What follows belongs to an exercise in optimizing a design on an open flow for small area, a short achievable clock period and few clock cycles per item; a production flow would make more cautious choices.
Not every run is shown, and edits may drop behaviour that the tests do not exercise.
No functional check of the RTL was part of any run shown here.

==> flow/design.v <==
module fac (
  input x,
  input y,
  input c_in,
  output z,
  output c_out
);
  assign z = x ^ y ^ c_in;
  assign c_out = x & y | x & c_in | y & c_in;
endmodule
module rca8 (
  input [7:0]x,
  input [7:0]y,
  input c_in,
  output [7:0]z,
  output c_out
);
  generate
    wire intern_carry[6:0];
    genvar i;
    for(i = 0 ; i < 8 ; i = i + 1) begin: instances
      if(i == 0)
        fac inst(.x(x[0]), .y(y[0]), .c_in(c_in), .z(z[0]), .c_out(intern_carry[0]));
      else if(i == 7)
        fac inst(.x(x[7]), .y(y[7]), .c_in(intern_carry[6]), .z(z[7]), .c_out(c_out));
      else
        fac inst(.x(x[i]), .y(y[i]), .c_in(intern_carry[i-1]), .z(z[i]), .c_out(intern_carry[i]));
    end
  endgenerate
endmodule
module csea_level (
  input [7:0]x,
  input [7:0]y,
  input previous_c_out,
  output [7:0]z,
  output next_c_out
);
  wire [7:0]z_0;
  wire [7:0]z_1;
  wire c_out_0;
  wire c_out_1;
  rca8 adder_0 (
    .x(x),
    .y(y),
    .c_in(1'b0),
    .z(z_0),
    .c_out(c_out_0)
  );
  rca8 adder_1 (
    .x(x),
    .y(y),
    .c_in(1'b1),
    .z(z_1),
    .c_out(c_out_1)
  );
  mux2to1 #(.w(8)) sum_mux (
    .in_0(z_0),
    .in_1(z_1),
    .sel(previous_c_out),
    .out(z)
  );
  mux2to1 #(.w(1)) carry_mux (
    .in_0(c_out_0),
    .in_1(c_out_1),
    .sel(previous_c_out),
    .out(next_c_out)
  );
endmodule
module ml_csea_8 #(parameter w = 64)(
  input [w-1:0]x,
  input [w-1:0]y,
  input c_in,
  output [w-1:0]z
);
  generate
    wire [((w-1)/8 - 1):0]intern_carry;
    genvar i;
    for(i = 0 ; i < (w-1)/8 ; i = i + 1) begin: instances
      if(i == 0)
        rca8 adder( .x(x[7:0]), .y(y[7:0]), .c_in(c_in), .z(z[7:0]), .c_out(intern_carry[0]) );
      else if(i == (w-1)/8 - 1)
      begin
        csea_level ml_adder( .x(x[w-2:w-9]), .y(y[w-2:w-9]), .previous_c_out(intern_carry[(w-1)/8 - 2]), .z(z[w-2:w-9]), .next_c_out(intern_carry[(w-1)/8 - 1]) );
        fac adder( .x(x[w-1]), .y(y[w-1]), .c_in(intern_carry[(w-1)/8 - 1]), .z(z[w-1]), .c_out() );
      end
      else
        csea_level ml_adder( .x(x[8*i+7:8*i]), .y(y[8*i+7:8*i]), .previous_c_out(intern_carry[i-1]), .z(z[8*i+7:8*i]), .next_c_out(intern_carry[i]) );
    end
  endgenerate
endmodule
module mux2to1 #(parameter w = 1)(
  input [w-1:0]in_0,
  input [w-1:0]in_1,
  input sel,
  output [w-1:0]out
);
  assign out = sel ? in_1 : in_0;
endmodule
module mux4to1 #(parameter w = 64)(
  input [w-1:0]in_0,
  input [w-1:0]in_1,
  input [w-1:0]in_2,
  input [w-1:0]in_3,
  input [1:0]sel,
  output reg [w-1:0]out
);
  always @(*) begin
    case(sel)
      2'b00: out = in_0;
      2'b01: out = in_1;
      2'b10: out = in_2;
      default: out = in_3;
    endcase
  end
endmodule
module mux8to1 #(parameter w = 64) ( 
  input [w-1:0]in_0,
  input [w-1:0]in_1,
  input [w-1:0]in_2,
  input [w-1:0]in_3,
  input [w-1:0]in_4,
  input [w-1:0]in_5,
  input [w-1:0]in_6,
  input [w-1:0]in_7,
  input [2:0]sel,
  output reg [w-1:0]out
);
  always @(*) begin
    case(sel)
      3'b000: out = in_0;
      3'b001: out = in_1;
      3'b010: out = in_2;
      3'b011: out = in_3;
      3'b100: out = in_4;
      3'b101: out = in_5;
      3'b110: out = in_6;
      default: out = in_7;
    endcase
  end
endmodule
module bitwise_and (
  input in_0,
  input in_1,
  output and_
);
  assign and_ = in_0 & in_1;
endmodule
module bitwise_nand (
  input in_0,
  input in_1,
  output nand_
);
  assign nand_ = ~(in_0 & in_1);
endmodule
module bitwise_or (
  input in_0,
  input in_1,
  output or_
);
  assign or_ = in_0 | in_1;
endmodule
module bitwise_nor (
  input in_0,
  input in_1,
  output nor_
);
  assign nor_ = ~(in_0 | in_1);
endmodule
module bitwise_xor (
  input in_0,
  input in_1,
  output xor_
);
  assign xor_ = in_0 ^ in_1;
endmodule
module bitwise_xnor (
  input in_0,
  input in_1,
  output xnor_
);
  assign xnor_ = ~(in_0 ^ in_1);
endmodule
module bitwise_not (
  input in,
  output not_
);
  assign not_ = ~in;
endmodule
module and_wordgate #(parameter w = 64)(
  input [w-1:0]in_0,
  input [w-1:0]in_1,
  output [w-1:0]AND
);
  generate
    genvar i;
    for(i = 0 ; i < w ; i = i + 1) begin: and_gates
      bitwise_and gate(.in_0(in_0[i]), .in_1(in_1[i]), .and_(AND[i]));
    end
  endgenerate
endmodule
module nand_wordgate #(parameter w = 64)(
  input [w-1:0]in_0,
  input [w-1:0]in_1,
  output [w-1:0]NAND
);
  generate
    genvar i;
    for(i = 0 ; i < w ; i = i + 1) begin: nand_gates
      bitwise_nand gate(.in_0(in_0[i]), .in_1(in_1[i]), .nand_(NAND[i]));
    end
  endgenerate
endmodule
module or_wordgate #(parameter w = 64)(
  input [w-1:0]in_0,
  input [w-1:0]in_1,
  output [w-1:0]OR
);
  generate
    genvar i;
    for(i = 0 ; i < w ; i = i + 1) begin: or_gates
      bitwise_or gate(.in_0(in_0[i]), .in_1(in_1[i]), .or_(OR[i]));
    end
  endgenerate
endmodule
module nor_wordgate #(parameter w = 64)(
  input [w-1:0]in_0,
  input [w-1:0]in_1,
  output [w-1:0]NOR
);
  generate
    genvar i;
    for(i = 0 ; i < w ; i = i + 1) begin: nor_gates
      bitwise_nor gate(.in_0(in_0[i]), .in_1(in_1[i]), .nor_(NOR[i]));
    end
  endgenerate
endmodule
module xor_wordgate #(parameter w = 64)(
  input [w-1:0]in_0,
  input [w-1:0]in_1,
  output [w-1:0]XOR
);
  generate
    genvar i;
    for(i = 0 ; i < w ; i = i + 1) begin: xor_gates
      bitwise_xor gate(.in_0(in_0[i]), .in_1(in_1[i]), .xor_(XOR[i]));
    end
  endgenerate
endmodule
module xnor_wordgate #(parameter w = 64)(
  input [w-1:0]in_0,
  input [w-1:0]in_1,
  output [w-1:0]XNOR
);
  generate
    genvar i;
    for(i = 0 ; i < w ; i = i + 1) begin: xnor_gates
      bitwise_xnor gate(.in_0(in_0[i]), .in_1(in_1[i]), .xnor_(XNOR[i]));
    end
  endgenerate
endmodule
module not_wordgate #(parameter w = 64)(
  input [w-1:0]in,
  output [w-1:0]NOT
);
  generate
    genvar i;
    for(i = 0 ; i < w ; i = i + 1) begin: not_gates
      bitwise_not gate(.in(in[i]), .not_(NOT[i]));
    end
  endgenerate
endmodule
module logic_unit (
  input [63:0]in_0,
  input [63:0]in_1,
  input [2:0]sel,
  output [63:0]out
);
  wire [63:0]and_out;
  wire [63:0]nand_out;
  wire [63:0]or_out;
  wire [63:0]nor_out;
  wire [63:0]xor_out;
  wire [63:0]xnor_out;
  wire [63:0]not_out;
  and_wordgate uut_and (
    .in_0(in_0),
    .in_1(in_1),
    .AND(and_out)
  );
  nand_wordgate uut_nand (
    .in_0(in_0),
    .in_1(in_1),
    .NAND(nand_out)
  );
  or_wordgate uut_or (
    .in_0(in_0),
    .in_1(in_1),
    .OR(or_out)
  );
  nor_wordgate uut_nor (
    .in_0(in_0),
    .in_1(in_1),
    .NOR(nor_out)
  );
  xor_wordgate uut_xor (
    .in_0(in_0),
    .in_1(in_1),
    .XOR(xor_out)
  );
  xnor_wordgate uut_xnor (
    .in_0(in_0),
    .in_1(in_1),
    .XNOR(xnor_out)
  );
  not_wordgate uut_not (
    .in(sel[0] ? in_1 : in_0),
    .NOT(not_out)
  );
  mux8to1 uut_mux (
    .in_0(and_out),
    .in_1(nand_out),
    .in_2(or_out),
    .in_3(nor_out),
    .in_4(xor_out),
    .in_5(xnor_out),
    .in_6(not_out),
    .in_7(not_out),
    .sel(sel),
    .out(out)
  );
endmodule
module sll (
  input [127:0]in,
  output [127:0]out
);
  assign out = {in[126:0], 1'b0};
endmodule
module srl (
  input [127:0]in,
  output [127:0]out
);
  assign out = {1'b0, in[127:1]};
endmodule
module sla (
  input [127:0]in,
  output [127:0]out
);
  assign out = {in[126:0], 1'b0};
endmodule
module sra (
  input [127:0]in,
  output [127:0]out
);
  assign out = {in[127], in[127:1]};
endmodule
module rotl (
  input [127:0]in,
  output [127:0]out
);
  assign out = {in[126:0], in[127]};
endmodule
module rotr (
  input [127:0]in,
  output [127:0]out
);
  assign out = {in[0], in[127:1]};
endmodule
module shift_rotate_unit (
  input [127:0]in,
  input [2:0]sel,
  output [127:0]out
);
  wire [127:0]sll_out;
  wire [127:0]srl_out;
  wire [127:0]sla_out;
  wire [127:0]sra_out;
  wire [127:0]rotl_out;
  wire [127:0]rotr_out;
  sll uut_sll (
    .in(in),
    .out(sll_out)
  );
  srl uut_srl (
    .in(in),
    .out(srl_out)
  );
  sla uut_sla (
    .in(in),
    .out(sla_out)
  );
  sra uut_sra (
    .in(in),
    .out(sra_out)
  );
  rotl uut_rotl (
    .in(in),
    .out(rotl_out)
  );
  rotr uut_rotr (
    .in(in),
    .out(rotr_out)
  );
  mux8to1 #(.w(128)) uut_mux (
    .in_0(sll_out),
    .in_1(srl_out),
    .in_2(sla_out),
    .in_3(sra_out),
    .in_4(rotl_out),
    .in_5(rotr_out),
    .in_6(128'b0),
    .in_7(128'b0),
    .sel(sel),
    .out(out)
  );
endmodule
module reg_M #(parameter w = 64)(
  input clk,
  input rst_b,
  input c0,
  input [w-1:0]inbus,
  output reg [w-1:0]q
);
  always@(posedge clk or negedge rst_b) begin
    if(!rst_b)
      q <= 0;
    else if(c0)
      q <= inbus;
  end
endmodule
module reg_A #(parameter w = 65)(
  input clk,
  input rst_b,
  input c0,
  input c2,
  input c10,
  input c5,
  input c8,
  input Q_msb,
  input [w-1:0]sum,
  output reg [w-2:0]outbus,
  output reg [w-1:0]q
);
  always@(posedge clk or negedge rst_b) begin
    if(!rst_b) 
      q <= 0;
    else if(c0)
      q <= 0;
    else if(c2)
      q <= sum;
    else if(c10)
      q <= {q[w-1], q[w-1:1]};
    else if(c8)
      q <= {q[w-2:0], Q_msb};
  end
  always @(*) begin
    if(c5) 
      outbus = q[w-2:0];
    else 
      outbus = {(w-1){1'b0}};
  end
endmodule
module reg_Q #(parameter w = 64)(
  input clk,
  input rst_b,
  input c1,
  input c10,
  input c6,
  input c8,
  input c9,
  input [w-1:0]inbus,
  input A_lsb,
  output reg [w-1:0]outbus,
  output reg [w-1:0]q
);
  always @(posedge clk or negedge rst_b) begin
    if(!rst_b)
      q <= 0;
    else if (c1)
      q <= inbus;
    else if(c10)
      q <= {A_lsb, q[w-1:1]};
    else if(c8)
      q <= {q[w-2:0], 1'b0};
    else if(c9)
      q[0] <= 1;
  end
  always @(*) begin
    if(c6) 
      outbus = q;
    else 
      outbus = {w{1'b0}};
  end
endmodule
module reg_Q_1(
  input clk,
  input rst_b,
  input c0,
  input c4,
  input Q_lsb,
  output reg q
);
  always @(posedge clk or negedge rst_b) begin
    if(!rst_b)
      q <= 0;
    else if(c0)
      q <= 0;
    else if(c4)
      q <= Q_lsb;
  end
endmodule
module counter (
  input clk,
  input rst_b,
  input c0,
  input c4,
  output count63
);
  reg [5:0]count;
  always@(posedge clk or negedge rst_b) begin
    if(!rst_b) 
      count <= 0;
    else if(c0)
      count <= 0;
    else if(c4)
      count <= count + 1;
  end
  assign count63 = count[0] & count[1] & count[2] & count[3] & count[4] & count[5];
endmodule
  module control_unit(
  input clk,
  input rst_b,
  input bgn,
  input [1:0]opcode,
  input q_1,
  input q0,
  input a64,
  input count63,
  output reg c0,
  output reg c1,
  output reg c2,
  output reg c3,
  output reg c4,
  output reg c5,
  output reg c6,
  output reg c7,
  output reg c8,
  output reg c9,
  output reg c10,
  output reg stop
);
  localparam ADDITION = 2'b00;
  localparam SUBSTRACTION = 2'b01;
  localparam MULTIPLICATION = 2'b10;
  localparam DIVISION = 2'b11;
  localparam S0 = 4'b0000;
  localparam S1_A = 4'b0001;
  localparam S2_A = 4'b0010;
  localparam S3_A = 4'b0011;
  localparam S4_A = 4'b0100;
  localparam S1_S = 4'b0001;
  localparam S2_S = 4'b0010;
  localparam S3_S = 4'b0011;
  localparam S4_S = 4'b0100;
  localparam S1_M = 4'b0001;
  localparam S2_M = 4'b0010;
  localparam S3_M = 4'b0011;
  localparam S4_M = 4'b0100;
  localparam S5_M = 4'b0101;
  localparam S6_M = 4'b0110;
  localparam S7_M = 4'b0111;
  localparam S8_M = 4'b1000;
  localparam S1_D = 4'b0001;
  localparam S2_D = 4'b0010;
  localparam S3_D = 4'b0011;
  localparam S4_D = 4'b0100;
  localparam S5_D = 4'b0101;
  localparam S7_D = 4'b0111;
  localparam S8_D = 4'b1000;
  reg [3:0] st;
  reg [3:0] st_nxt;
  always@(*) begin
    stop = 0;
    c0 = 0;
    c1 = 0;
    c2 = 0;
    c3 = 0;
    c4 = 0;
    c5 = 0;
    c6 = 0;
    c7 = 0;
    c8 = 0;
    c9 = 0;
    c10 = 0;
    st_nxt = S0;
    case(opcode)
      ADDITION:
      begin
        c7 = 1;
        case(st)
        S0: 
        begin 
          if(bgn) 
            st_nxt = S1_A;
          else 
            st_nxt = S0;
        end
        S1_A:
        begin
          c0 = 1;
          st_nxt = S2_A;
        end
        S2_A:
        begin
          c1 = 1;
          st_nxt = S3_A;
        end
        S3_A:
        begin
          c2 = 1;
          st_nxt = S4_A;
        end
        S4_A:
        begin
          c5 = 1;
          stop = 1;
          st_nxt = S0;
        end
        default:
          st_nxt = S0;
        endcase
      end
      SUBSTRACTION:
      begin
        c7 = 1;
        case(st)
        S0: 
        begin 
          if(bgn) 
            st_nxt = S1_S;
          else 
            st_nxt = S0;
        end
        S1_S:
        begin
          c0 = 1;
          st_nxt = S2_S;
        end
        S2_S:
        begin
          c1 = 1;
          st_nxt = S3_S;
        end
        S3_S:
        begin
          c2 = 1;
          c3 = 1;
          st_nxt = S4_S;
        end
        S4_S:
        begin
          c5 = 1;
          stop = 1;
          st_nxt = S0;
        end
        default:
          st_nxt = S0;
        endcase
      end
      MULTIPLICATION:
      begin
        case(st)
        S0: 
        begin 
          if(bgn) 
            st_nxt = S1_M;
          else 
            st_nxt = S0;
          end
        S1_M:
        begin
          c0 = 1;
          st_nxt = S2_M;
        end 
        S2_M: 
        begin 
          c1 = 1; 
          st_nxt = S8_M;
        end
        S8_M: 
        begin 
          if(q0 == 0 && q_1 == 1)
            st_nxt = S3_M;
          else if(q0 == 1 && q_1 == 0) 
            st_nxt = S4_M;
          else 
            st_nxt = S5_M;   
        end
        S3_M: 
        begin
          c2 = 1;
          st_nxt = S5_M;
        end
        S4_M: 
        begin
          c2 = 1;
          c3 = 1;
          st_nxt = S5_M;
        end
        S5_M:
        begin
          c4 = 1;
          c10 = 1;
          if(count63 == 0)
            st_nxt = S8_M;
          else 
            st_nxt = S6_M;
        end    
        S6_M: 
        begin
          c5 = 1;
          st_nxt = S7_M;
        end  
        S7_M:
        begin
          c6 = 1;
          stop = 1;
          st_nxt = S0;
        end
        default:
          st_nxt = S0;
        endcase
      end
      DIVISION:
      begin
        case(st)
        S0: 
        begin 
          if(bgn) 
            st_nxt = S1_D;
          else 
            st_nxt = S0;
        end
        S1_D:
        begin
          c0 = 1;
          st_nxt = S2_D;
        end
        S2_D:
        begin
          c1 = 1;
          st_nxt = S3_D;
        end
        S3_D:
        begin
          c8 = 1;
          st_nxt = S4_D;
        end
        S4_D:
        begin
          c2 = 1;
          c3 = 1;
          st_nxt = S5_D;
        end
        S5_D:
        begin
          c4 = 1;
          if(a64)
            c2 = 1;
          else
            c9 = 1;
          if(!count63)
            st_nxt = S3_D;
          else
            st_nxt = S7_D;
        end
        S7_D:
        begin
          c5 = 1;
          st_nxt = S8_D;
        end
        S8_D:
        begin
          c6 = 1;
          stop = 1;
          st_nxt = S0;
        end
        default:
          st_nxt = S0;
      endcase
    end
    endcase
  end
  always@(posedge clk or negedge rst_b) begin
    if(!rst_b)
      st <= S0;
    else 
      st <= st_nxt;
  end
endmodule
module arithmetic_unit (
  input clk,
  input bgn,
  input rst_b,
  input [1:0]opcode,  
  input [63:0]inbus,
  output stop, 
  output [63:0]outbus
);
  wire c0;
  wire c1;
  wire c2;
  wire c3;
  wire c4;
  wire c5;
  wire c6;
  wire c7;
  wire c8;
  wire c9;
  wire c10;
  wire q_1;
  wire count63;
  wire [63:0]M;
  wire [64:0]A;
  wire [63:0]Q;
  wire [64:0]M_ext;
  wire [64:0]out_parallel;
  wire [64:0]out_xor;
  wire [63:0]outbus_A;
  wire [63:0]outbus_Q;
  reg_M  uut_M (
    .clk(clk),
    .rst_b(rst_b),
    .c0(c0), 
    .inbus(inbus), 
    .q(M)
  );
  reg_A uut_A (
    .clk(clk), 
    .rst_b(rst_b), 
    .c0(c0), 
    .c2(c2), 
    .c10(c10), 
    .c5(c5), 
    .c8(c8),
    .sum(out_parallel), 
    .Q_msb(Q[63]),
    .q(A), 
    .outbus(outbus_A)
  );
  reg_Q uut_Q (
    .clk(clk), 
    .rst_b(rst_b), 
    .c1(c1), 
    .c10(c10), 
    .c6(c6), 
    .c8(c8),
    .c9(c9),
    .A_lsb(A[0]), 
    .inbus(inbus), 
    .q(Q),
    .outbus(outbus_Q)
  );
  reg_Q_1 uut_Q_1 (
    .clk(clk), 
    .rst_b(rst_b), 
    .c0(c0), 
    .c4(c4), 
    .Q_lsb(Q[0]), 
    .q(q_1)
  );
  counter uut_counter (
    .clk(clk), 
    .rst_b(rst_b), 
    .c0(c0), 
    .c4(c4), 
    .count63(count63)
  );
  control_unit uut_control_unit ( 
    .clk(clk), 
    .rst_b(rst_b), 
    .bgn(bgn), 
    .opcode(opcode),
    .q_1(q_1), 
    .q0(Q[0]), 
    .count63(count63),
    .a64(A[64]),
    .c0(c0), 
    .c1(c1), 
    .c2(c2), 
    .c3(c3), 
    .c4(c4), 
    .c5(c5), 
    .c6(c6), 
    .c7(c7),
    .c8(c8),
    .c9(c9),
    .c10(c10),
    .stop(stop)
  );
  assign M_ext = {~opcode[0] & M[63], M};
  xor_wordgate #(.w(65)) uut_xor (
    .in_0({65{c3}}), 
    .in_1(M_ext), 
    .XOR(out_xor)
  );
  ml_csea_8 #(.w(65)) uut_adder (
    .x(out_xor), 
    .y(c7 ? {1'b0, Q} : A), 
    .c_in(c3), 
    .z(out_parallel)
  );
  assign outbus = outbus_A | outbus_Q;
endmodule
module ALU_64 (
  input clk,
  input rst_b,
  input bgn,
  input [63:0]in_0,
  input [63:0]in_1,
  input [4:0]sel,
  output stop,
  output [63:0]out
);
  wire [63:0]out_arithmetic;
  wire [63:0]out_logic;
  wire [127:0]out_shift;
  arithmetic_unit uut_arithmetic (
    .clk(clk),
    .bgn(bgn),
    .rst_b(rst_b),
    .opcode(sel[1:0]),
    .inbus(in_0),
    .stop(stop),
    .outbus(out_arithmetic)
  );
  logic_unit uut_logic (
    .in_0(in_0),
    .in_1(in_1),
    .sel(sel[2:0]),
    .out(out_logic)
  );
  shift_rotate_unit uut_shift (
    .in({in_1, in_0}),
    .sel(sel[2:0]),
    .out(out_shift)
  );
  mux4to1 uut_mux (
    .in_0(out_arithmetic),
    .in_1(out_logic),
    .in_2(out_shift[63:0]),
    .in_3({64{1'b0}}),
    .sel(sel[4:3]),
    .out(out)
  );
endmodule
==> flow/run.sh <==
#!/bin/bash
# synth_recipe.tcl (not shown) runs the flow's synth.tcl, then flattens the netlist and writes it again
# the make line also repeats each setting of config.mk as NAME=value (left out here)
make -C /OpenROAD-flow-scripts/flow DESIGN_CONFIG=/design/flow/config.mk WORK_HOME=/design/flow/orfs CLKGATE_MAP_FILE= SYNTH_SCRIPT=/design/flow/synth_recipe.tcl finish
==> flow/config.mk <==
export PLATFORM = sky130hd
export DESIGN_NAME = ALU_64
export DESIGN_NICKNAME = ALU_64
export VERILOG_FILES = /design/flow/design.v
export SDC_FILE = /design/flow/constraint.sdc
export NUM_CORES = 4
export LEC_CHECK = 0
export CAP_MARGIN = 20
export CORE_MARGIN = 2
export CORE_UTILIZATION = 40
export PLACE_DENSITY = 0.6
export SLEW_MARGIN = 20
==> flow/constraint.sdc <==
create_clock -name core_clock -period 7.0 [get_ports {clk}]
set_input_delay 1.4000 -clock core_clock [delete_from_list [all_inputs] [get_ports {clk}]]
set_output_delay 1.4000 -clock core_clock [all_outputs]
set_load 0.01 [all_outputs]
Figure 1. Signal wires on met2 (run 1).
Drawn at 3 px/µm.
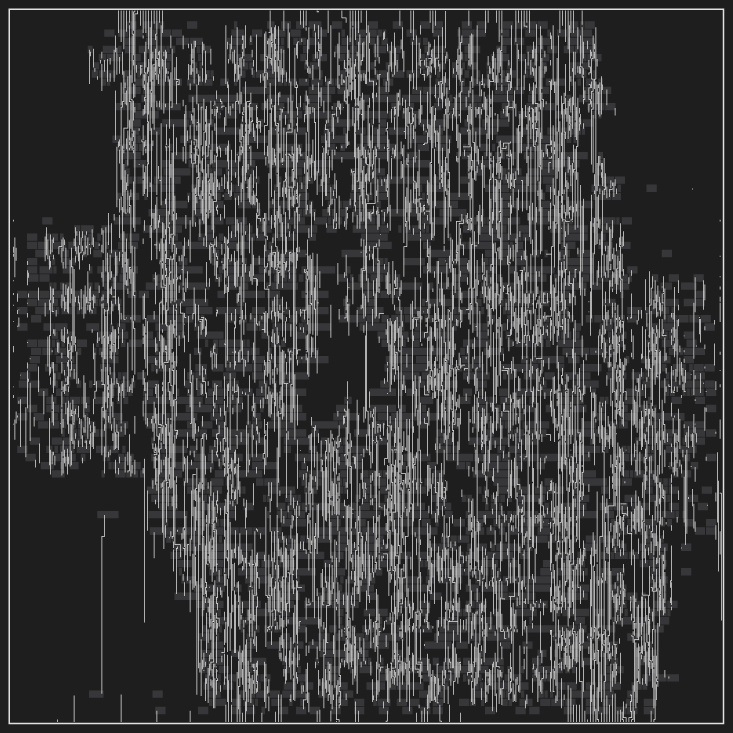
main direction: vertical
longest straight run: 61.2 µm
nets with wire on the layer: 2,525
share of all routed wire: 46%
wire length on this layer: 31.2 mm

Figure 2. Gate-type map (run 1).
Drawn at 2 px/µm.
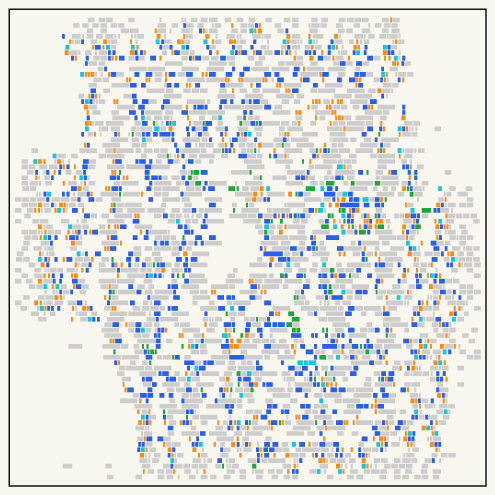
legend:
  aoi and oai cells:
    color: blue
    cells: 665
    most_used: o21ai_0
    where: all over the die
  nand cells:
    color: orange
    cells: 468
    most_used: nand2_1
    where: all over the die
  nor cells:
    color: green
    cells: 114
    most_used: nor2_1
  and/or cells:
    color: cyan
    cells: 98
    most_used: and3_1
    where: all over the die
most common cell after layout, fill and taps aside: nand2_1
share of cell area taken by multi-input logic gates: 59.7%

Figure 3. Register map, names as in the netlist (run 1).
Drawn at 3 px/µm. Other sequential cells in the stronger gray, the rest of the logic in the fainter gray.
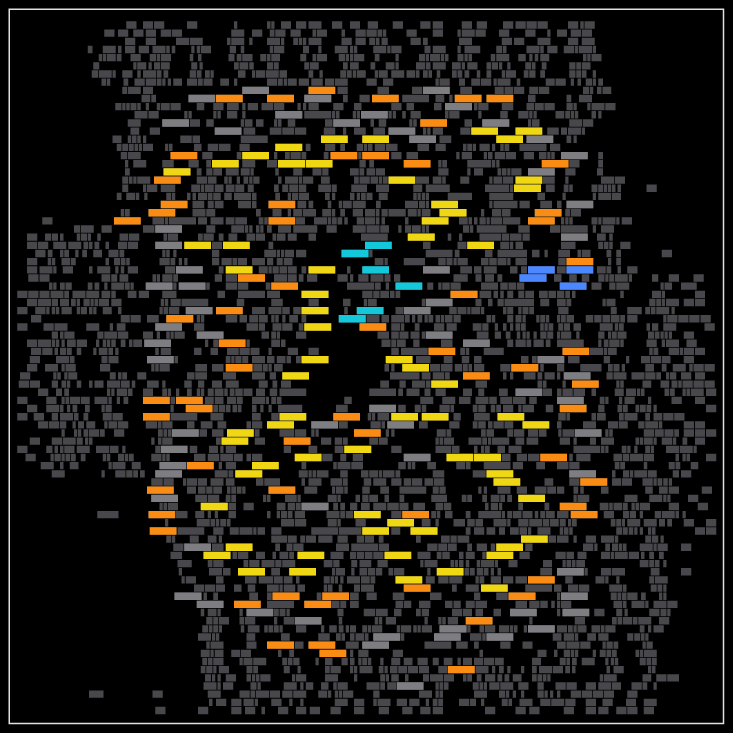
legend:
  `uut_arithmetic.uut_M.q`:
    color: orange
    sequential_cells: 64
  `uut_arithmetic.uut_control_unit.st`:
    color: blue
    sequential_cells: 4
  `uut_arithmetic.uut_A.q`:
    color: yellow
    sequential_cells: 65
  `uut_arithmetic.uut_counter.count`:
    color: cyan
    sequential_cells: 6
not colored: 65

[run 1: layer usage]
metal | up-vias | share of wire, %
met2 | 657 | 46
met4 | 0 | 2.0
met1 | 10100 | 45
met5 | - | 0
met3 | 77 | 6.6
li1 | 9776 | -
[run 1: logic make-up after synthesis]
logic type,after synthesis
AO/OA/AOI/OAI,714
adder cells (fa/ha/maj),200
AND/OR/NAND/NOR,680
flip-flops,204
XOR/XNOR,186
multiplexers,263
buffers and inverters,453
[run 1: worst max-delay path: stages]
cell,delay (ns)
buf_8,0.12
buf_4,0.13
mux2_2,0.22
nand2_1,0.08
o21ai_2,0.08
fa_2,0.22
fa_1,0.17
inv_1,0.05
fa_2,0.34
fa_2,0.35
fa_2,0.35
fa_2,0.35
fa_2,0.41
a211oi_2,0.24
a21oi_1,0.10
a211o_2,0.33
mux2i_4,0.26
mux2i_4,0.30
mux2_4,0.37
a21boi_2,0.18
o31ai_2,0.10
a31oi_4,0.20
o21bai_2,0.09
or4_1,0.39
a32o_1,0.27
==> summary.md, run 1 <==
| Metric | Value |
|---|---|
| Status | `complete, no violations` |
| Fin. Hold Viols | `0` |
| RR Endpoint | `uut_arithmetic.uut_A.q[47]` |
| Worst Setup SP | `sel[1]` |
| Vias in the first global route | `20,700` |
| Post-Layout Inst Area | `25,500 µm²` |
| Post-DP HPWL | `46,200 µm` |
| Synth Area in Adders | `11.7%` |
| Final hold slack | `0.531 ns` |
| Worst Setup Path Type | `in2reg` |
| Final global-route overflow total | `0` |
| Post-layout util | `47.3%` |
| Final non-filler cell total | `3,502` |
| Nonclk inv count | `253` |
| Yosys reg bits | `204` |
| Port Buf Inserts | `200` |
| GR peak layer | `met2` |
| WHS Endpoint | `uut_arithmetic.uut_M.q[41]` |
| Min-Delay Path Class | `reg2reg` |
| Vias per cell | `5.89` |
| Worst setup path end | `uut_arithmetic.uut_A.q[47]` |
| CTS resizes | `0` |
| Core footprint | `53,900 µm²` |
| H-tree depth | `1` |
| Initial drt markers | `1,873` |
Figure 4. Path with the least slack (run 1).
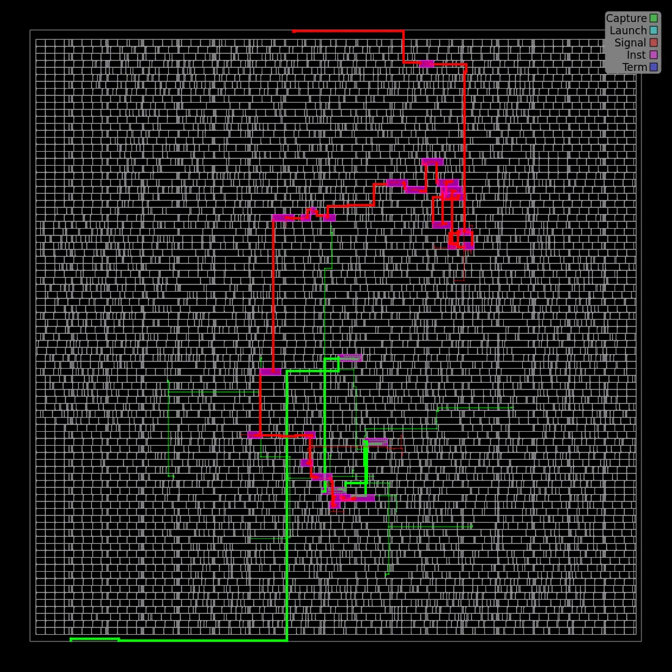

==> run 2: changes to the inputs <==
--- a/flow/design.v
+++ b/flow/design.v
@@ -922,34 +922,190 @@
   output [63:0]out
 );
-  wire [63:0]out_arithmetic;
-  wire [63:0]out_logic;
-  wire [127:0]out_shift;
-  arithmetic_unit uut_arithmetic (
-    .clk(clk),
-    .bgn(bgn),
-    .rst_b(rst_b),
-    .opcode(sel[1:0]),
-    .inbus(in_0),
-    .stop(stop),
-    .outbus(out_arithmetic)
-  );
-  logic_unit uut_logic (
-    .in_0(in_0),
-    .in_1(in_1),
-    .sel(sel[2:0]),
-    .out(out_logic)
-  );
-  shift_rotate_unit uut_shift (
-    .in({in_1, in_0}),
-    .sel(sel[2:0]),
-    .out(out_shift)
-  );
-  mux4to1 uut_mux (
-    .in_0(out_arithmetic),
-    .in_1(out_logic),
-    .in_2(out_shift[63:0]),
-    .in_3({64{1'b0}}),
-    .sel(sel[4:3]),
-    .out(out)
-  );
+  localparam S_IDLE = 3'd0;
+  localparam S_LDX  = 3'd1;
+  localparam S_LDY  = 3'd2;
+  localparam S_RUN  = 3'd3;    
+  localparam S_DIV  = 3'd4;    
+  localparam S_CORR = 3'd5;    
+  localparam S_HI   = 3'd6;
+  localparam S_LAST = 3'd7;
+  reg [2:0] st;
+  reg [1:0] op;        
+  reg [6:0] cnt_a;     
+  reg [6:0] cnt_b;     
+  reg       out_q;     
+  reg [6:0] lx;
+  reg [1:0] kx;
+  reg [63:0] M;
+  reg [64:0] A;
+  reg [63:0] Q;
+  reg        q1;
+  wire is_mul = (op == 2'b10);
+  wire is_div = (op == 2'b11);
+  wire [7:0]  g_nz;
+  wire [23:0] g_lz;
+  genvar g;
+  generate
+    for (g = 0; g < 8; g = g + 1) begin : lzg
+      wire [7:0] b = in_0[63-8*g -: 8];
+      assign g_nz[g] = |b;
+      assign g_lz[3*g +: 3] = b[7] ? 3'd0 : b[6] ? 3'd1 : b[5] ? 3'd2 : b[4] ? 3'd3 :
+                              b[3] ? 3'd4 : b[2] ? 3'd5 : b[1] ? 3'd6 : 3'd7;
+    end
+  endgenerate
+  reg [6:0] lz;
+  integer i;
+  always @(*) begin
+    lz = 7'd64;
+    for (i = 7; i >= 0; i = i - 1)
+      if (g_nz[i]) lz = {1'b0, i[2:0], g_lz[3*i +: 3]};
+  end
+  wire fit16 = (&in_0[63:15]) | ~(|in_0[63:15]);
+  wire fit32 = (&in_0[63:31]) | ~(|in_0[63:31]);
+  wire fit48 = (&in_0[63:47]) | ~(|in_0[63:47]);
+  wire [1:0] kz = fit16 ? 2'd0 : fit32 ? 2'd1 : fit48 ? 2'd2 : 2'd3;
+  wire       swap  = (kz < kx);                        
+  wire [1:0] kmin  = swap ? kz : kx;
+  wire [6:0] qb    = (lx == 7'd64) ? 7'd64 :
+                     (lx >= lz) ? (lx - lz + 7'd1) : 7'd0;
+  wire [6:0] r_div = (qb + 7'd1) & 7'b1111110;
+  wire [2:0] bd = {Q[1], Q[0], q1};
+  wire b_zero = (bd == 3'b000) | (bd == 3'b111);
+  wire b_neg  = Q[1];
+  wire b_two  = (bd == 3'b011) | (bd == 3'b100);
+  wire s_ldy  = (st == S_LDY);
+  wire s_run  = (st == S_RUN);
+  wire s_div  = (st == S_DIV);
+  wire s_corr = (st == S_CORR);
+  wire mul_fast = is_mul & (cnt_b == 7'd0);
+  wire div_fast = is_div & (cnt_b >= 7'd16);
+  wire fast     = s_run & (mul_fast | div_fast);
+  wire [65:0] add_p = s_ldy ? {2'b00, in_0 & {64{~is_mul}}} :
+                      s_div ? {A, Q[63]} :
+                              {A[64], A};
+  wire use_m  = s_ldy ? ~op[1] :
+                s_run ? (is_mul & ~b_zero) :
+                        1'b1;
+  wire use_2m = s_run & b_two;
+  wire [65:0] b_mag = ~use_m ? 66'd0 :
+                      use_2m ? {M[63], M, 1'b0} :
+                      is_mul ? {M[63], M[63], M} : {2'b00, M};
+  wire add_inv = s_ldy ? (~op[1] & op[0]) :
+                 s_run ? (b_neg & ~b_zero) :
+                 s_div ? ~A[64] :
+                         1'b0;
+  wire [66:0] sum_c = {add_p, 1'b1} + {b_mag ^ {66{add_inv}}, add_inv};
+  wire [65:0] sum = sum_c[66:1];
+  wire [6:0] dec_a = (s_run & fast & is_mul) ? 7'd8 : 7'd1;
+  wire [6:0] dec_b = div_fast ? 7'd16 : is_div ? 7'd2 : {6'd0, cnt_b != 7'd0};
+  always @(posedge clk or negedge rst_b) begin
+    if (!rst_b) begin
+      st    <= S_IDLE;
+      op    <= 2'b00;
+      out_q <= 1'b0;
+    end else begin
+      case (st)
+        S_IDLE: if (bgn) begin
+          st <= S_LDX;
+          op <= sel[1:0];
+        end
+        S_LDX: st <= S_LDY;
+        S_LDY: st <= ~op[1] ? S_LAST : (is_div & (r_div == 7'd0)) ? S_HI : S_RUN;
+        S_RUN: begin
+          if (is_mul) begin
+            if (cnt_a == dec_a) st <= S_HI;
+          end else begin
+            if (cnt_b == dec_b) st <= S_DIV;
+          end
+        end
+        S_DIV: if (cnt_a == 7'd1) st <= sum[65] ? S_CORR : S_HI;
+        S_CORR: st <= S_HI;
+        S_HI: begin
+          st    <= S_LAST;
+          out_q <= 1'b1;
+        end
+        default: begin
+          st    <= S_IDLE;
+          out_q <= 1'b0;
+        end
+      endcase
+    end
+  end
+  always @(posedge clk) begin
+    case (st)
+      S_LDX: begin
+        lx <= lz;
+        kx <= kz;
+      end
+      S_LDY: begin
+        cnt_a <= is_div ? r_div : 7'd32;
+        cnt_b <= is_div ? r_div : ({5'd0, kmin} + 7'd1) << 3;
+      end
+      S_RUN: begin
+        if (is_mul) cnt_a <= cnt_a - dec_a;
+        cnt_b <= cnt_b - dec_b;
+      end
+      S_DIV: cnt_a <= cnt_a - 7'd1;
+      default: ;
+    endcase
+  end
+  always @(posedge clk) begin
+    case (st)
+      S_LDX: M <= in_0;
+      S_LDY: begin
+        A  <= sum[64:0];
+        q1 <= 1'b0;
+        if (is_mul & ~swap) begin
+          Q <= M;
+          M <= in_0;
+        end else begin
+          Q <= in_0 & {64{~is_div}};
+        end
+      end
+      S_RUN: begin
+        if (fast) begin
+          A <= {{16{A[64]}}, A[64:16]};
+          Q <= {A[15:0], Q[63:16]};
+        end else begin
+          A  <= {sum[65], sum[65:2]};
+          Q  <= {sum[1:0], Q[63:2]};
+          q1 <= Q[1];
+        end
+      end
+      S_DIV: begin
+        A <= sum[64:0];
+        Q <= {Q[62:0], ~sum[65]};
+      end
+      S_CORR: A <= sum[64:0];
+      default: ;
+    endcase
+  end
+  assign stop = (st == S_LAST);
+  wire [63:0] out_arith = out_q ? Q : A[63:0];
+  reg [3:0] t;
+  always @(*) begin
+    case (sel[2:0])
+      3'd0: t = 4'b1000;
+      3'd1: t = 4'b0111;
+      3'd2: t = 4'b1110;
+      3'd3: t = 4'b0001;
+      3'd4: t = 4'b0110;
+      3'd5: t = 4'b1001;
+      3'd6: t = 4'b0011;
+      default: t = 4'b0101;
+    endcase
+  end
+  wire en_l  = (sel[4:3] == 2'b01);
+  wire en_sl = (sel[4:3] == 2'b10) & ~sel[0] & ~(sel[2] & sel[1]);
+  wire en_sr = (sel[4:3] == 2'b10) & sel[0] & ~(sel[2] & sel[1]);
+  wire en_ar = (sel[4:3] == 2'b00);
+  wire [3:0] te = t & {4{en_l}};
+  wire [63:0] sl_src = {in_0[62:0], sel[2] & in_1[63]};
+  wire [63:0] sr_src = {in_1[0], in_0[63:1]};
+  wire [63:0] lut = ( in_0 &  in_1 & {64{te[3]}}) |
+                    ( in_0 & ~in_1 & {64{te[2]}}) |
+                    (~in_0 &  in_1 & {64{te[1]}}) |
+                    (~in_0 & ~in_1 & {64{te[0]}});
+  assign out = lut | (sl_src & {64{en_sl}}) | (sr_src & {64{en_sr}}) |
+               (out_arith & {64{en_ar}});
 endmodule
Figure 5. Path with the least slack (run 2).
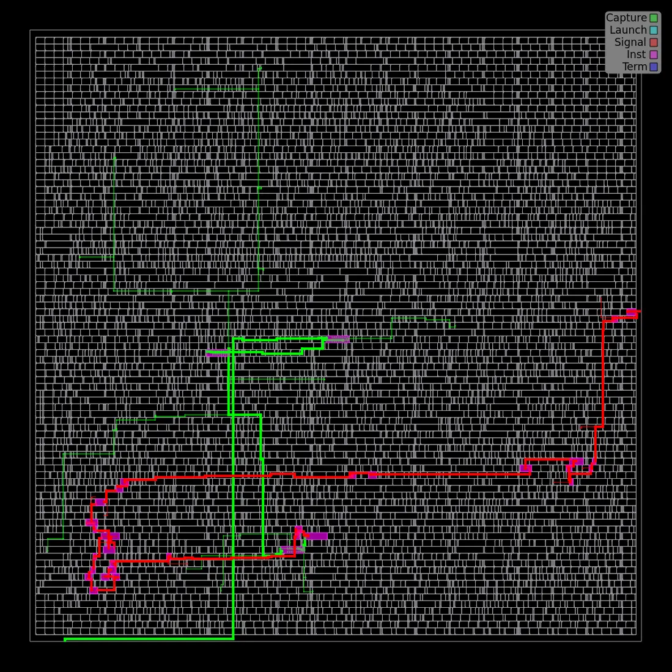
post-layout util: 47.8%
fin crit period: 6.56 ns
setup TNS: 0 ns

==> summary.md, run 2 <==
| Metric | Value |
|---|---|
| Status | `complete, no violations (unchanged)` |
| Worst Setup Path Type | `in2reg (unchanged)` |
| Core footprint | `57,600 µm² (was 53,900 µm²)` |
| Post-synth top area share | `28.0% (was 23.4%)` |
| Synth Area in Adders | `5.25% (was 11.7%)` |
| CTS resizes | `0 (unchanged)` |
| Post-synthesis cell count | `3,187 (was 2,700)` |
| Port Buf Inserts | `200 (unchanged)` |
| Post-DP HPWL | `83,600 µm (was 46,200 µm)` |
| RR Startpoint | `Q[0] (was uut_arithmetic.uut_control_unit.st[1])` |
| Most common cell in the netlist | `nand2_1 (unchanged)` |
| Final Setup Violations | `0 (unchanged)` |
| Vias in the first global route | `24,600 (was 20,700)` |
| CP max-delay cell | `clkdlybuf4s50_1 (was fa_2)` |
| Placed instance count | `4,017 (was 3,456)` |
| Worst Setup SP | `in_0[15] (was sel[1])` |
| Yosys reg bits | `223 (was 204)` |
| Min-Delay Path Class | `reg2reg (unchanged)` |
| DIE HEIGHT | `245 µm (was 238 µm)` |
| Clock net sink count | `223 (was 204)` |
| Vias per cell | `6.57 (was 5.89)` |
| CP top delay family | `compound AO/OA/AOI/OAI gates (was adder cells)` |
| Fin. Hold Viols | `0 (unchanged)` |
| Crit-path most repeated cell | `inv_1 (was fa_2)` |
| Mapped Avg Cell Area | `7.29 µm² (was 8.08 µm²)` |
| Post-Place Setup Slack | `-0.287 ns (was -0.373 ns)` |
| Final global-route overflow total | `0 (unchanged)` |
| Slowest stage delay, CP | `0.45 ns (was 0.41 ns)` |
| Buf/Inv on CP | `5 (was 3)` |
| Final non-filler cell total | `4,075 (was 3,502)` |
| Setup ws final | `0.436 ns (was 0.325 ns)` |
| H-tree depth | `1 (unchanged)` |
| Most common cell after layout, fill and taps aside | `nand2_1 (unchanged)` |
| Post-Layout Inst Area | `27,500 µm² (was 25,500 µm²)` |
| Num ports | `201 (unchanged)` |
| Final hold slack | `0.610 ns (was 0.531 ns)` |
| Initial drt markers | `3,827 (was 1,873)` |
Figure 6. Signal wires on met2 (run 2).
Drawn at 3 px/µm.
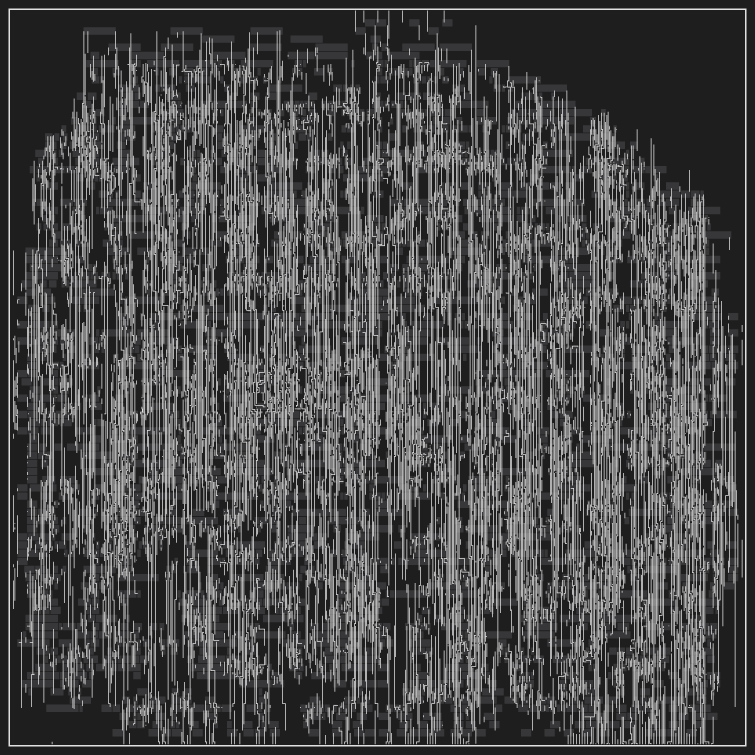
share of all routed wire: 45%
main direction: vertical
longest straight run: 91.6 µm
wire length on this layer: 51.0 mm

run 2: changes by cell type after synthesis, moves of 134 or more:
| cell | delta |
|---|---|
| a21oi_1 | +178 |
| edfxtp_1 | +217 |
| nor2_1 | +318 |
| dfrtp_1 | -198 |
| a31oi_1 | +134 |
| inv_1 | -193 |
| nand2_1 | +230 |
run 2: metal layers:
layer	global-route usage, %	vias up	part of all wire [%]	routed length (µm)
li1	-	11800	-	-
met1	47.2	12600	38	43400
met2	58.3	1918	45	51000
met3	5.76	373	10	11500
met4	20.2	2	6.7	7610
met5	0	-	0.0097	11
run 2: final cells by class:
cell class,instances,area share [%]
multi-input combinational,2612,55.9
inverter,60,0.819
timing repair buffer,357,11.8
tap,765,3.48
sequential,223,24.2
clock buffer,42,3.11
clock inverter,16,0.646
run 2: final timing paths:
path	end	slack, ns	cells past startpoint
worst max-delay path	st[0]	0.44	29
worst min register to register	cnt_a[6]	0.61	2
worst min-delay path	cnt_a[6]	0.61	2
min in group asynchronous	st[1]	1.05	1
max in group asynchronous	out_q	5.66	1
worst max register to register	A[64]	0.94	18

[static timing again, ports no longer ideal]
No port has a modelled driver above. Below, the same layouts with a new extraction and two added sets of constraints. Step 1 (the two cells are an assumption about what drives the block):
set clk [get_ports {clk}]
set_driving_cell -lib_cell sky130_fd_sc_hd__clkbuf_16 $clk
set_driving_cell -lib_cell sky130_fd_sc_hd__buf_2 [delete_from_list [all_inputs] $clk]
Step 2, shift: input delay + t, output delay - t, t = (earliest + latest rising clock arrival at the registers) / 2. This alone moves slack from input paths to output paths. Slacks: no drivers / after step 1 / after step 2; pairs: no drivers / after step 1.
run	t (ns)	setup slack, ns	worst hold slack (ns)	worst data-port slew with drivers (ns)
run 1	0.598	0.325 / 0.283 / -0.285	0.531 / 0.531 / 0.531	0.07
run 2	0.669	0.436 / 0.475 / -0.193	0.610 / 0.610 / 0.610	0.07
Met with ideal ports but missed after step 2: setup timing in run 1 and run 2. For run 2, which loses most, drivers alone change the setup slack by +0.039 ns; drivers and shift together by -0.629 ns.
